This is an optimization exercise on Yosys and OpenROAD, whose aim is small area, a short achievable clock period and few clock cycles, not a production implementation.
The RTL was checked by simulation tests, not by an equivalence proof against the original design.
Not every run is shown, and edits may drop behaviour that the tests do not exercise.

## flow/design.v in outline (module list and top-level ports)
// module csa_fa: 10 lines
// module csa_ha: 9 lines
// module add_sk: 32 lines
// module sub16: 41 lines
// module complex_adder_subtractor: 18 lines
// module pp_nor: 7 lines
// module pp_nand: 7 lines
// module pp_sel: 9 lines
// module pp_xnor: 7 lines
// module complex_multiplier: 1751 lines
// module complex_mean_square: 92 lines
module complex_mean_square (
    input wire i_clk,
    input wire i_arst,
    input wire i_en,
    input wire [2:0] i_log2_samples,
    input wire        i_valid,
    input wire [31:0] i_y,
    input wire [31:0] i_y_hat,
    output reg        o_valid,
    output reg [63:0] o_data
);
  // ...
==> flow/flow/run.sh <==
#!/bin/bash
# The standard layout, with timing repair aimed at a shorter period than the
# clock's: the constraints are unchanged, repair_timing gets a setup margin
# and may resize cells to other footprints; the ports get plain buffers.
set -euo pipefail
bash standard.sh SETUP_SLACK_MARGIN=9.5 MATCH_CELL_FOOTPRINT=0 \
  "BUFFER_PORTS_ARGS=-buffer_cell sky130_fd_sc_hd__buf_2" finish > standard_flow.log 2>&1
==> flow/standard.sh <==
#!/bin/bash
# synth_recipe.tcl (not shown) runs the flow's synth.tcl, then flattens the netlist and writes it again
# the make line also repeats each setting of config.mk as NAME=value (left out here)
make -C /OpenROAD-flow-scripts/flow DESIGN_CONFIG=/design/flow/config.mk WORK_HOME=/design/flow/orfs CLKGATE_MAP_FILE= SYNTH_SCRIPT=/design/flow/synth_recipe.tcl "${@:-finish}"
==> flow/config.mk <==
export PLATFORM = sky130hd
export DESIGN_NAME = complex_mean_square
export DESIGN_NICKNAME = complex_mean_square
export VERILOG_FILES = /design/flow/design.v
export SDC_FILE = /design/flow/constraint.sdc
export NUM_CORES = 4
export LEC_CHECK = 0
export CAP_MARGIN = 20
export CORE_MARGIN = 2
export CORE_UTILIZATION = 60
export SLEW_MARGIN = 20
export SYNTH_HIERARCHICAL = 1
export SYNTH_MINIMUM_KEEP_SIZE = 0
==> flow/constraint.sdc <==
create_clock -name core_clock -period 13.5 [get_ports {i_clk}]
set_input_delay 2.7000 -clock core_clock [delete_from_list [all_inputs] [get_ports {i_clk}]]
set_output_delay 2.7000 -clock core_clock [all_outputs]
set_load 0.01 [all_outputs]
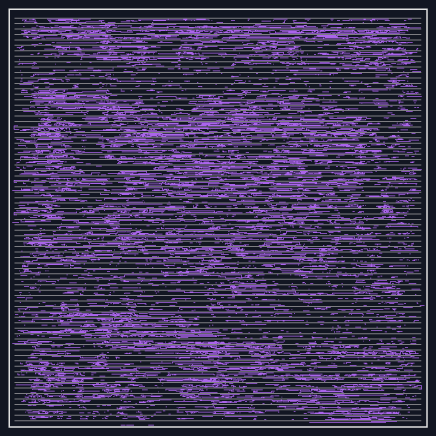
**Above:** run 1 (signal wires on met1).
(2 px per um) Supply wires on this layer in grey.
longest straight run = 63.0 um
share of all routed wire = 40%
M1 GR Usage: 36.1%
via count: 17800

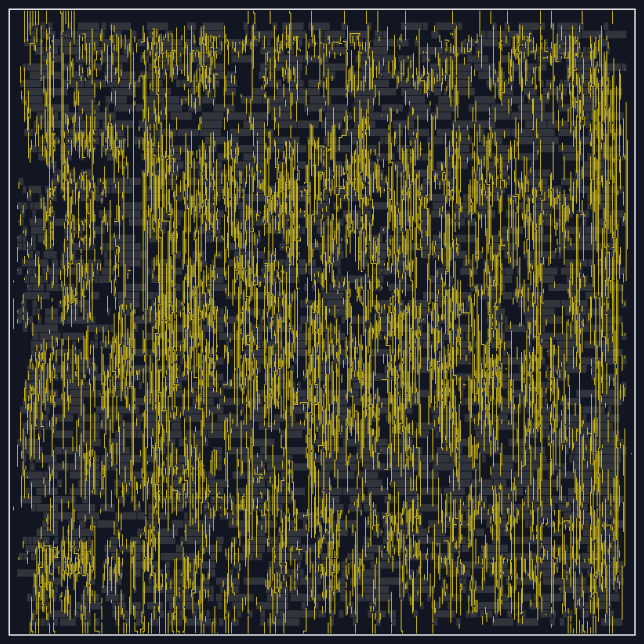
**Above:** run 1 (signal wires on met2).
(3 px per um) Cells faint in the background.
nets with wire on the layer = 2638
main direction = vertical
share of all routed wire = 51%
wire length on this layer = 29.6 mm
longest straight run = 138 um

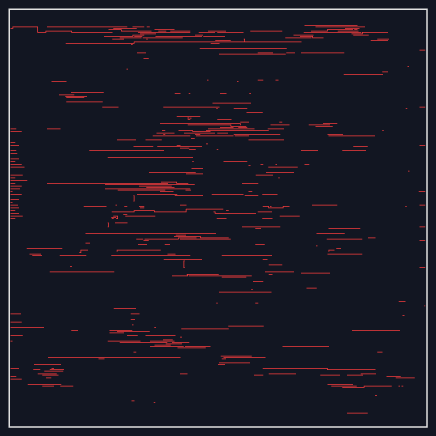
**Above:** run 1 (met3 routing).
(2 px per um)
main direction = horizontal
wire length on this layer = 3500 um
longest straight run = 83.5 um

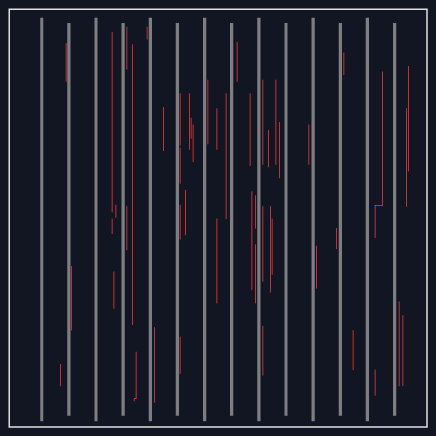
**Above:** run 1 (metal 4).
(2 px per um) Supply wires on this layer in grey.
longest straight run = 140 um
wire length on this layer = 1550 um
main direction = vertical

==> key figures, run 1 <==
Worst setup path
  – Delay-heaviest family, CP: compound AO/OA/AOI/OAI gates
  – Crit path largest cell delay: roughly 0.34 ns
  – Critical path, cell by cell: buf_4, inv_8, ha_4, fa_2, nor2b_2, o2111ai_2, a21boi_2, a211oi_2, xnor2_1, and3_1
  – CP arrival: 4.41 ns
  – CP max FO: 3
  – Path length in cells of the critical path: 10
  – Setup slack, reg-to-reg: 9.59 ns
  – Worst path required time: between 10 and 15 ns
  – Buf+Inv Stages, Crit Path: 2
  – Critical Path Start Type: input pin
  – Worst path slowest cell: fa_2
  – R2R cell count: 10
  – WS Path Type: input pin to flip-flop
  – Worst Setup End Kind: flip-flop

Detailed routing
  – Antenna-violating nets left: 0
  – Final WL: approximately 58000 um
  – Via density: approximately 5.9
  – Drt wl/cell: around 19 um
  – DR iter-0 viols: between 1000 and 1500
  – DRC Markers: 0
  – TritonRoute pass-1 iters: 6

STA
  – Setup violations, final: 0
  – Post-layout min period: 3.96 ns
  – Max Slew Vio Count: 0
  – Post-route setup slack: 9.54 ns
  – Rel. slew slack: 30.8%
  – RSZ-0062 raised after global routing: true
  – Setup_tns: 0 ns
  – Worst Tran Pin Value: 1.03 ns
  – Hold Vio Cnt, Final: 0
  – Final period util: 29.3%
  – Worst Skew: 0.0137 ns
  – FMAX: 252 MHz

Placed design
  – Placed standard-cell area: ~0.026 mm2
  – GP Congestion: approximately 0.85
  – Post-place setup slack: 8.92 ns
  – IO buf count: 135
  – Detailed Place HPWL: roughly 42000 um

Clocking
  – Clk slew on worst S/H paths: roughly 0.060 ns
  – Num CTS Buffers: 28
  – CTS tree: done
  – Maximum root-to-sink buffer count: 3
  – H-Tree Depth: 1
  – Clock latency (worst-skew pair): 0.56 ns
  – Clk sinks: 240
  – Root buffer cell: clkbuf_16

Finish
  – Footprint of the multi-input gates: 0.0187 mm2
  – Fin area: between 0.02 and 0.03 mm2
  – Reg area: 0.00489 mm2
  – Final core utilization: between 60% and 70%
  – Diodes inserted: 0
  – # fillers: 3311
  – Layout cell share with drive strength beyond 1: 16.6%
  – P&R area growth vs syn: 8.61%
  – Largest register FFs: 64
  – Final nets: 3061

Yosys
  – Ys async rst share: 2.50%
  – Post-synth EDFFs: 3
  – Warnings from Yosys: 8
  – #FFs+latches synth: 240
  – Primary FF master, synth: dfxtp_1
  – Post-Syn Area: 0.0250 mm2
  – Yosys cell types: 67
  – Register area share after synthesis: around a fifth
  – Syn Inst Count: 2405
  – Syn Area/Cell: 10.4 um2

Global routing
  – Global-route wire length before repair: just under 100000 um
  – Global-route usage over all layers: 27.6%
  – Antenna violations before repair: 0
  – Largest net degree at the start of global routing: 66
  – Grt ovf: 0
  – Number of global-route vias before repair: 18900

Die
  – Row cnt: 74
  – Core area: 0.0409 mm2
  – Die width: ~210 um
  – IO Count: 136
  – Die Y: around 210 um
  – Starting density of the core: 61.1%
  – Die ar.: 0.0433 mm2

Min path
  – Hold Path Depth: 0
  – HP Class: flip-flop to flip-flop

Run status
  – Status: no timing/DRC/antenna violations

Run
  – Number of max-cap violations: 0
Testbench counts for the RTL of run 1, summed over its fixed seeds: cycles 15,043.
==> run 1: worst register-to-register path, delay by kind of cell (launching register included) <==
family	cells	cell delay (ns)
adder cells (fa/ha/maj)	6	2.85
buffers and inverters	3	0.48
flip-flops	1	0.30
AND/OR/NAND/NOR	1	0.15
==> run 1: final cells by class <==
| type | instances | share of cell area [%] |
|---|---|---|
| multi-input cells | 1800 | 68.8 |
| flip-flops and latches | 240 | 18.0 |
| repair buffers | 185 | 4.14 |
| inverters | 222 | 3.18 |
| clock buffers | 40 | 3.08 |
| well taps | 532 | 2.45 |
| clock inverters | 11 | 0.332 |
==> run 1: repair_timing <==
action | CTS | global route
setup buffers | 0 | 10
gates resized for setup | 13 | 57
setup endpoints to repair | 28 | 77
pin swaps | 2 | 28
hold buffers | 0 | 0
==> run 1: per-stage QoR <==
step                std cells  hold WS (ns)
floorplan                2427         0.331
global placement         2968         0.335
detailed placement       2968         0.335
CTS                      3019         0.348
global route             3030         0.354
finish                   3030         0.348
==> run 1: kinds of logic after synthesis <==
group | Yosys count | synth area share (%)
AO/OA/AOI/OAI | 389 | 12.3
XOR/XNOR | 219 | 7.68
adder cells (fa/ha/maj) | 513 | 37.1
buffers and inverters | 387 | 7.86
flip-flops | 240 | 19.5
multiplexers | 65 | 5.52
other | 3 | 0.0451
AND/OR/NAND/NOR | 589 | 10.1
==> run 1: cells in the final DEF, fill, tap and decap left out, types with 8 or more instances in the layout <==
cell type | synthesis | layout
a21boi_1 | 26 | 27
clkbuf_8 | 0 | 8
nand2b_1 | 8 | 8
xnor2_2 | 0 | 9
a21oi_2 | 2 | 8
buf_2 | 10 | 132
o22a_1 | 136 | 136
buf_6 | 2 | 14
a21o_1 | 22 | 22
nand3_1 | 14 | 14
mux4_2 | 58 | 58
and3_1 | 29 | 29
dfxtp_2 | 0 | 14
o21ai_0 | 23 | 23
nor3_1 | 15 | 13
nor2_1 | 174 | 171
buf_4 | 129 | 37
xnor2_1 | 194 | 184
nand2_1 | 300 | 295
inv_1 | 222 | 217
o21ai_1 | 10 | 9
dfxtp_1 | 231 | 214
a21oi_1 | 59 | 48
a211oi_2 | 2 | 10
a21boi_0 | 40 | 36
ha_1 | 134 | 123
and3b_1 | 8 | 8
clkbuf_16 | 0 | 29
fa_1 | 379 | 374
conb_1 | 3 | 25
xor2_1 | 25 | 25
==> run 1: routing by layer <==
| layer | track usage (%) | wire length, um |
|---|---|---|
| met2 | 47.6 | 29600 |
| met5 | 0 | 0 |
| met4 | 9.05 | 1550 |
| met3 | 3.53 | 3500 |
| met1 | 36.1 | 23500 |
==> run 1: Yosys cell counts, types with 25 or more instances <==
cell type	count	area (um2)
nor2_1	174	653
fa_1	379	7590
inv_1	222	833
a21boi_0	40	300
a21boi_1	26	195
a21oi_1	59	295
dfxtp_1	231	4620
o22a_1	136	1190
and3_1	29	181
mux4_2	58	1310
xnor2_1	194	1700
xor2_1	25	219
buf_4	129	968
ha_1	134	1680
nand2_1	300	1130
**Run 1: congestion heat map**

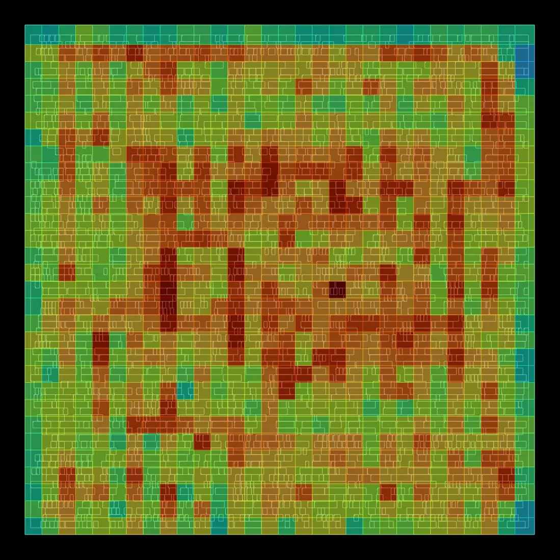

==> run 1 -> run 2 <==
--- a/flow/config.mk
+++ b/flow/config.mk
@@ -5,9 +5,9 @@
 export SDC_FILE = /design/flow/constraint.sdc
 export NUM_CORES = 4
 export LEC_CHECK = 0
-export CAP_MARGIN = 20
+export CAP_MARGIN = 0
 export CORE_MARGIN = 2
 export CORE_UTILIZATION = 60
-export SLEW_MARGIN = 20
+export SLEW_MARGIN = 0
 export SYNTH_HIERARCHICAL = 1
 export SYNTH_MINIMUM_KEEP_SIZE = 0
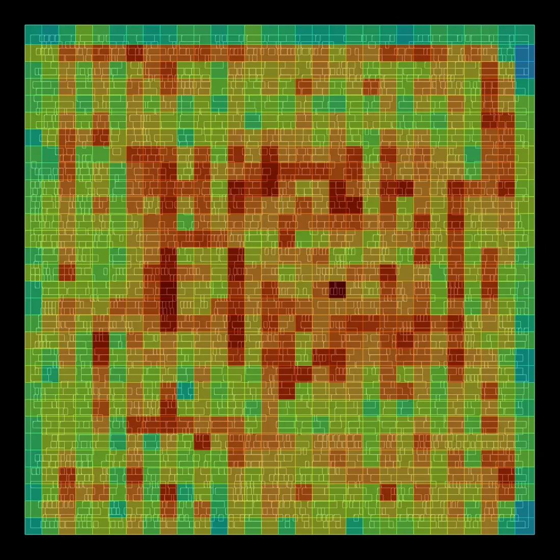
**Above:** run 2 (congestion heat map).
met3 usage: 3.53%
drt wl/cell: 19.2 um
final core utilization: 66.3%
layer with the highest usage: met2

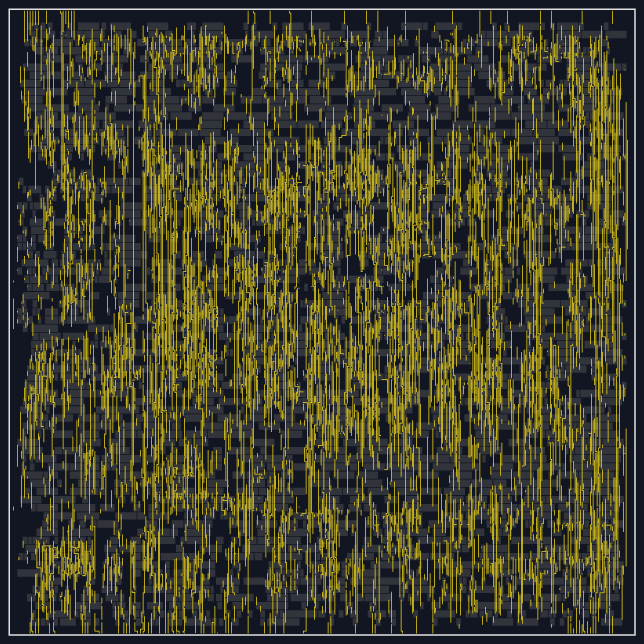
**Above:** run 2 (signal wires on met2).
(3 px per um) Cells faint in the background.
Global Route met2 Usage: 47.6%
via count: 17900
final WL: 58200 um

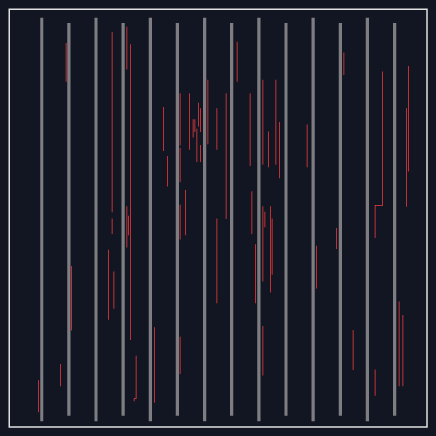
**Above:** run 2 (metal 4).
(2 px per um) Supply wires on this layer in grey.

==> run 2 against run 1 <==
Effect of this change:
- worst setup slack better by 0.0012 ns
- synthesized cell count stayed put
- routed wire length hardly changed
- final cell count hardly changed
- sequential share of layout area hardly changed
- still clean on timing, DRC and antenna
- via count is 0.45% higher
- die area stayed put
- utilization hardly changed
==> key figures, run 2 <==
Run status
  – Status: no timing/DRC/antenna violations

Global routing
  – Number of global-route vias before repair: 18900 (unchanged)
  – Global-route usage over all layers: 27.6% (unchanged)
  – Grt ovf: 0 (unchanged)
  – Largest net degree at the start of global routing: 66 (unchanged)
  – Global-route wire length before repair: 96600 um (unchanged)
  – Antenna violations before repair: 0 (unchanged)

Finish
  – # fillers: 3311 (unchanged)
  – P&R area growth vs syn: 8.60% (about the same)
  – Most frequent cells in the layout: fa_1, nand2_1, inv_1, dfxtp_1, xnor2_1
  – Largest register FFs: 64 (unchanged)
  – Most common cell after layout, fill and taps aside: fa_1
  – Layout cell share with drive strength beyond 1: 16.5% (-0.033 points)
  – Final nets: 3060 (-0.033%)
  – Diodes inserted: 0 (unchanged)
  – Non-filler instance count after layout: 3029 (-0.033%)

Yosys
  – Warnings from Yosys: 8 (unchanged)
  – Largest family of logic cells by synthesized area: adder cells
  – Post-Synth Adder-Cell Area: 37.1% (unchanged)
  – Syn Area/Cell: 10.4 um2 (unchanged)
  – #FFs+latches synth: 240 (unchanged)
  – Most frequent cell after synthesis: fa_1
  – Post-synthesis simple-gate area fraction: 10.1% (unchanged)
  – Primary FF master, synth: dfxtp_1
  – Area fraction in compound gates after synthesis: 12.3% (unchanged)
  – Multiplexer share of the synthesized area: 5.52% (unchanged)
  – Register area share after synthesis: 19.5% (unchanged)
  – Yosys cell types: 67 (unchanged)
  – Syn Inst Count: 2405 (unchanged)
  – Post-synth top area share: 30.4% (unchanged)
  – Leading area contributor after synthesis: fa_1
  – Commonest cells post-synth: fa_1, nand2_1, dfxtp_1
  – Ys async rst share: 2.50% (unchanged)
  – Synth top area cells: fa_1, dfxtp_1, xnor2_1, ha_1, mux4_2
  – Post-Syn Area: 0.0250 mm2 (unchanged)
  – Post-Synth XOR/XNOR Area: 7.68% (unchanged)
  – Post-synth EDFFs: 3 (unchanged)

STA
  – Post-layout min period: 3.96 ns (-0.00116 ns)
  – FMAX: 253 MHz (about the same)
  – Worst Skew: 0.0103 ns (-0.00338 ns)
  – Hold Vio Cnt, Final: 0 (unchanged)
  – RSZ-0062 raised after global routing: true
  – Worst Tran Pin Value: 1.04 ns (+0.00428 ns)
  – Setup_tns: 0 ns (unchanged)
  – Worst hold slack: 0.348 ns (-0.0000150 ns)
  – Rel. slew slack: 30.5% (-0.29 points)
  – Max Slew Vio Count: 0 (unchanged)
  – Setup violations, final: 0 (unchanged)
  – Final period util: 29.3% (about the same)

Clocking
  – Root buffer cell: clkbuf_16
  – Maximum root-to-sink buffer count: 3 (unchanged)
  – Clk sinks: 240 (unchanged)
  – H-Tree Depth: 1 (unchanged)
  – Clk slew on worst S/H paths: 0.06 ns (about the same)
  – CTS tree: done
  – Clock latency (worst-skew pair): 0.56 ns (about the same)
  – Num CTS Buffers: 28 (unchanged)
  – CTS Hold Bufs: 0 (unchanged)

Die
  – Core area: 0.0409 mm2 (unchanged)
  – Starting density of the core: 61.1% (unchanged)
  – Die ar.: 0.0433 mm2 (unchanged)
  – Die width: 208 um (unchanged)
  – IO Count: 136 (unchanged)
  – Die Y: 208 um (unchanged)
  – Row cnt: 74 (unchanged)

Worst setup path
  – Critical Path Start Type: input pin
  – Worst path required time: 13.95 ns (about the same)
  – R2R cell count: 10 (unchanged)
  – Worst Setup End Kind: flip-flop
  – CP arrival: 4.41 ns (about the same)
  – Setup slack, reg-to-reg: 9.58 ns (about the same)
  – CP max FO: 3 (unchanged)
  – WS Path Type: input pin to flip-flop

Min path
  – Hold Path Depth: 0 (unchanged)
  – HP Class: flip-flop to flip-flop

Detailed routing
  – Antenna-violating nets left: 0 (unchanged)
  – Via density: 5.89 (+0.48%)
  – DRC Markers: 0 (unchanged)
  – TritonRoute pass-1 iters: 8 (+2)
  – DR iter-0 viols: 1252 (-4.0%)

Placed design
  – Detailed Place HPWL: 42000 um (unchanged)
  – IO buf count: 135 (unchanged)
  – DP Cell Count: 2968 (unchanged)
  – GP Congestion: 0.854 (unchanged)

Run
  – Number of max-cap violations: 0 (unchanged)
[run 2: cell type report]
class	instances	area (um2)	area share [%]
well taps	532	666	2.45
clock inverters	11	90.1	0.332
repair buffers	184	1110	4.09
flip-flops and latches	240	4890	18.0
inverters	222	862	3.18
multi-input cells	1800	18700	68.8
clock buffers	40	837	3.08
[run 2: cells by family after synthesis]
| group | after synthesis |
|---|---|
| xor gates and xnor gates | 219 |
| other | 3 |
| DFF | 240 |
| muxes | 65 |
| AOI/OAI and AO/OA | 389 |
| buffers and inverters | 387 |
| and+or+nand+nor | 589 |
| adders and majority gates | 513 |
[run 2: critical path: stages]
cell and delay (ns):
buf_4 0.11, inv_8 0.03, ha_4 0.15, fa_2 0.34
nor2b_2 0.15, o2111ai_2 0.19, a21boi_2 0.30, a211oi_2 0.13
xnor2_1 0.13, and3_1 0.17
[run 2: through the flow]
stage	instance area, um2	util, %	setup WS [ns]
finish	27100	66.3	9.54
global route	27100	66.3	9.46
CTS	26800	65.6	9.49
detailed placement	25800	63.1	8.92
global placement	25800	63.1	8.97
floorplan	25300	-	9.22
[run 2: what timing repair did]
action	4_1_cts	5_1_grt
setup buffers	0	10
pin swaps	2	28
resized for setup	13	58
endpoints found under the setup margin	28	77
endpoints found under the hold margin	0	0
[run 2: routing by layer]
metal / track usage (%) / vias to the layer above / wire length [um]
li1: - / 8040 / -
met1: 36.1 / 9052 / 23300
met2: 47.6 / 639 / 29600
met3: 3.53 / 121 / 3660
met4: 9.05 / 0 / 1610
met5: 0 / - / 0
**Run 2: signal wires on met1**

(2 px per um) Supply wires on this layer in grey.
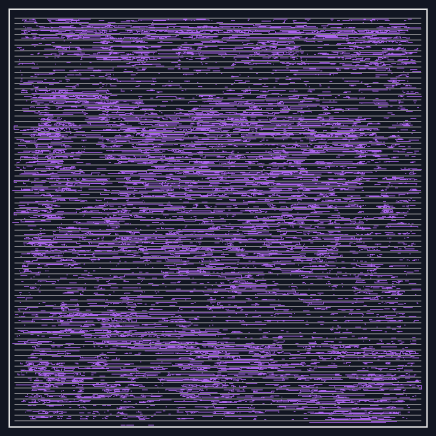

==> run 2 -> run 3 <==
==> flow/run.sh (new file) <==
#!/bin/bash
# synth_recipe.tcl (not shown) runs the flow's synth.tcl, then flattens the netlist and writes it again
# the make line also repeats each setting of config.mk as NAME=value (left out here)
make -C /OpenROAD-flow-scripts/flow DESIGN_CONFIG=/design/flow/config.mk WORK_HOME=/design/flow/orfs CLKGATE_MAP_FILE= SYNTH_SCRIPT=/design/flow/synth_recipe.tcl finish
--- a/flow/config.mk
+++ b/flow/config.mk
@@ -5,9 +5,9 @@
 export SDC_FILE = /design/flow/constraint.sdc
 export NUM_CORES = 4
 export LEC_CHECK = 0
-export CAP_MARGIN = 0
+export CAP_MARGIN = 20
 export CORE_MARGIN = 2
 export CORE_UTILIZATION = 60
-export SLEW_MARGIN = 0
+export SLEW_MARGIN = 20
 export SYNTH_HIERARCHICAL = 1
 export SYNTH_MINIMUM_KEEP_SIZE = 0
removed: flow/flow/run.sh
removed: flow/standard.sh
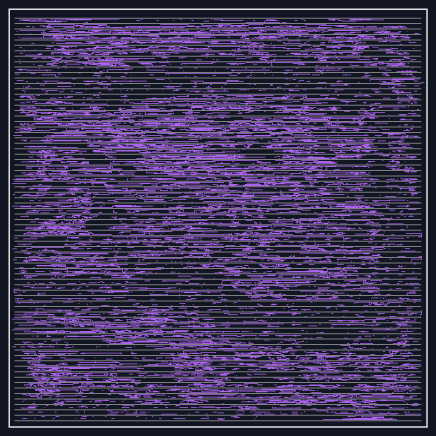
**Above:** run 3 (signal wires on met1).
(2 px per um) Supply wires on this layer in grey.
share of all routed wire = 40%
nets with wire on the layer = 2723

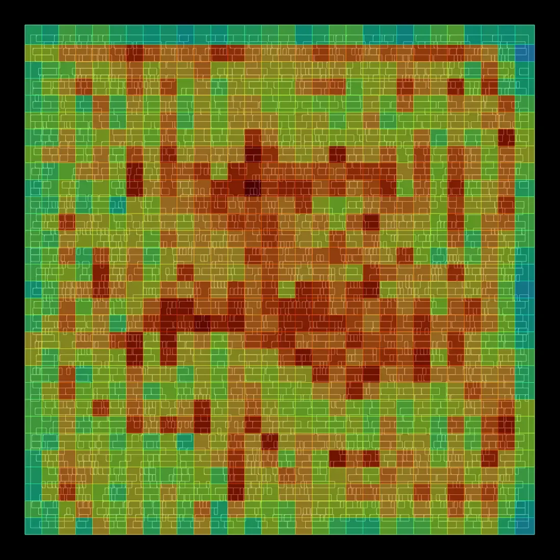
**Above:** run 3 (congestion heat map).
Global Route met2 Usage: 47.6%
M1 GR Usage: 36.0%
final core utilization: 66.9%
met3 usage: 3.67%
drt wl/cell: 19.4 um

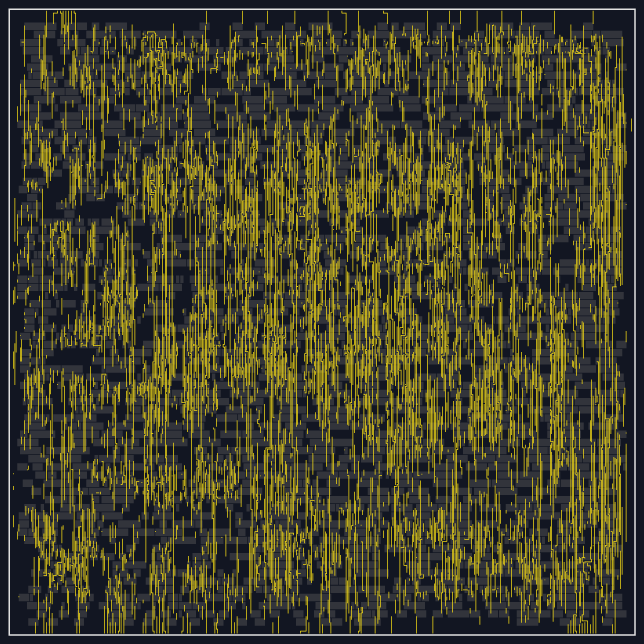
**Above:** run 3 (signal wires on met2).
(3 px per um) Cells faint in the background.
nets with wire on the layer = 2651
wire length on this layer = 29.0 mm
share of all routed wire = 49%
final WL: 58700 um
via count: 17900

==> run 3 against run 2 <==
Effect of this change:
- still clean on timing, DRC and antenna
- routed wire length is 0.99% higher
- worst setup slack lost 0.61 ns
- global-route usage rose by 0.28 points
- critical path depth unchanged
- final area rose by 0.91%
- first-iteration DRC count fell by 0.24%
==> key figures, run 3 <==
Run status
  – Status: no timing/DRC/antenna violations

Worst setup path
  – Critical path, cell by cell: clkdlybuf4s50_1, inv_1, ha_1, fa_1, nor2b_1, o2111ai_1, a21boi_1, a211oi_1, xnor2_1, and3_1
  – Worst Setup End Kind: flip-flop
  – Setup slack, reg-to-reg: 9.19 ns (-0.39 ns)
  – Crit path largest cell delay: 0.45 ns (+0.11 ns)
  – CP max FO: 3 (unchanged)
  – WS Path Type: input pin to flip-flop
  – R2R cell count: 10 (unchanged)
  – Critical Path Start Type: input pin
  – Worst path slowest cell: clkdlybuf4s50_1
  – Worst path required time: 13.95 ns (about the same)
  – CP arrival: 5.02 ns (+0.61 ns)

Die
  – IO Count: 136 (unchanged)
  – Core area: 0.0409 mm2 (unchanged)
  – Die Y: 208 um (unchanged)
  – Row cnt: 74 (unchanged)
  – Starting density of the core: 61.1% (unchanged)
  – Die ar.: 0.0433 mm2 (unchanged)
  – Die width: 208 um (unchanged)

STA
  – Setup_tns: 0 ns (unchanged)
  – Max Slew Vio Count: 0 (unchanged)
  – FMAX: 219 MHz (-13%)
  – Worst Tran Pin Value: 1.08 ns (+0.0449 ns)
  – Rel. slew slack: 27.1% (-3.4 points)
  – Setup violations, final: 0 (unchanged)
  – Final period util: 33.9% (+4.5 points)
  – Hold Vio Cnt, Final: 0 (unchanged)
  – Worst Skew: 0.0140 ns (+0.00374 ns)
  – RSZ-0062 raised after global routing: false
  – Post-layout min period: 4.57 ns (+0.612 ns)

Detailed routing
  – TritonRoute pass-1 iters: 7 (-1)
  – Antenna-violating nets left: 0 (unchanged)
  – Via density: 5.90 (+0.11%)
  – DR iter-0 viols: 1249 (-0.24%)
  – DRC Markers: 0 (unchanged)

Global routing
  – Grt ovf: 0 (unchanged)
  – Antenna violations before repair: 0 (unchanged)
  – Global-route usage over all layers: 27.8% (+0.28 points)
  – Global-route wire length before repair: 97300 um (+0.71%)
  – Number of global-route vias before repair: 18900 (-0.25%)
  – Largest net degree at the start of global routing: 66 (unchanged)

Placed design
  – Detailed Place HPWL: 42400 um (+1.1%)
  – GP Congestion: 0.863 (+1.0%)
  – IO buf count: 135 (unchanged)

Yosys
  – Leading area contributor after synthesis: fa_1
  – Register area share after synthesis: 19.5% (unchanged)
  – Post-synth top area share: 30.4% (unchanged)
  – Syn Inst Count: 2405 (unchanged)
  – Syn Area/Cell: 10.4 um2 (unchanged)
  – Post-synth EDFFs: 3 (unchanged)
  – Commonest cells post-synth: fa_1, nand2_1, dfxtp_1
  – Most frequent cell after synthesis: fa_1
  – Warnings from Yosys: 8 (unchanged)
  – Primary FF master, synth: dfxtp_1
  – Yosys cell types: 67 (unchanged)
  – #FFs+latches synth: 240 (unchanged)
  – Post-Syn Area: 0.0250 mm2 (unchanged)
  – Synth top area cells: fa_1, dfxtp_1, xnor2_1, ha_1, mux4_2
  – Ys async rst share: 2.50% (unchanged)

Clocking
  – Num CTS Buffers: 28 (unchanged)
  – CTS tree: done
  – Postcts setup bufs: 0 (unchanged)
  – Maximum root-to-sink buffer count: 3 (unchanged)
  – Clk sinks: 240 (unchanged)
  – H-Tree Depth: 1 (unchanged)
  – CTS Hold Bufs: 0 (unchanged)
  – Clock latency (worst-skew pair): 0.56 ns (about the same)
  – Root buffer cell: clkbuf_16
  – PostCTS Resize Cnt: 0 (-13)
  – Clk slew on worst S/H paths: 0.06 ns (about the same)

Finish
  – Final nets: 3057 (-0.098%)
  – # fillers: 3269 (-1.3%)
  – Most common cell after layout, fill and taps aside: fa_1
  – P&R area growth vs syn: 9.58%
  – Layout cell share with drive strength beyond 1: 8.38% (-8.2 points)
  – Diodes inserted: 0 (unchanged)
  – Most frequent cells in the layout: fa_1, nand2_1, inv_1, dfxtp_1, xnor2_1
  – Largest register FFs: 64 (unchanged)

Min path
  – HP Class: flip-flop to flip-flop
  – Hold Path Depth: 0 (unchanged)

Run
  – Number of max-cap violations: 0 (unchanged)
-- run 3: cell types whose count changed in the layout (fill, tap and decap cells not counted), moves of 11 or more --
cell	change
ha_1	+11
buf_6	-12
buf_2	-132
clkdlybuf4s50_1	+135
a21oi_1	+11
-- run 3: kinds of logic (layout without fill, tap and decap cells) --
kind of cell	count (synthesis)	after routing	synth area share [%]
adders and majority gates	513	513	37.1
other	3	25	0.0451
xor gates and xnor gates	219	219	7.68
and+or+nand+nor	589	589	10.1
muxes	65	65	5.52
AOI/OAI and AO/OA	389	389	12.3
DFF	240	240	19.5
buffers and inverters	387	455	7.86
-- run 3: critical path, delay by kind of cell --
family                     cells  cell delay [ns]
AOI/OAI and AO/OA              3             0.69
xor gates and xnor gates       1             0.16
adders and majority gates      2             0.63
buffers and inverters          2             0.49
and+or+nand+nor                2             0.34
-- run 3: through the flow --
stage               cell area (um2)  hold WS (ns)  worst slack, ns  cells
CTS                           27400         0.347             8.98   3027
global route                  27400         0.365             8.85   3027
floorplan                     25100         0.331             8.99   2427
global placement              26400         0.332             8.47   2975
detailed placement            26400         0.335             8.39   2975
finish                        27400         0.343             8.93   3027
-- run 3: final cells by class --
cell class                      instances  area [um2]  share of cell area (%)
Clock buffer                           38         841                    3.07
Inverter                              222         833                    3.04
Tap cell                              532         666                    2.43
Multi-Input combinational cell       1800       18300                    66.8
Timing Repair Buffer                  181        1700                    6.20
Sequential cell                       240        4880                    17.8
Clock inverter                         14         181                   0.663
-- run 3: layer usage --
layer	vias to the layer above	wire, um	GRT usage, %
li1	8036	-	-
met1	9021	23600	36.0
met4	0	2600	11.2
met3	149	3560	3.67
met5	-	0	0
met2	654	29000	47.6

## what the ideal ports hide
The flow's constraints put no driver on any port. The routed layouts listed below were extracted and timed again, unchanged, in two steps. Step 1 (the two cells are an assumption about what drives the block):
set clk [get_ports {i_clk}]
set_driving_cell -lib_cell sky130_fd_sc_hd__clkbuf_16 $clk
set_driving_cell -lib_cell sky130_fd_sc_hd__buf_2 [delete_from_list [all_inputs] $clk]
Step 2 adds t to the input delays and takes it off the output delays; t is the mean of the earliest and latest rising clock arrival at the registers after step 1. Input paths then give back, and output paths get back, about the clock's delay inside the block. Three values: no drivers, after step 1, after step 2; two values: the first two.
| run | t, ns | setup WS [ns] | hold slack, ns | worst data-port slew with drivers (ns) | pins driven straight from the clock port |
|---|---|---|---|---|---|
| run 1 | 0.615 | 9.540 / 9.578 / 8.963 | 0.348 / 0.348 / 0.348 | 0.05 | 1 |
| run 2 | 0.613 | 9.541 / 9.579 / 8.966 | 0.348 / 0.348 / 0.348 | 0.05 | 1 |
| run 3 | 0.614 | 8.929 / 8.966 / 8.352 | 0.343 / 0.343 / 0.343 | 0.04 | 1 |
After both steps every run listed still meets setup and hold.
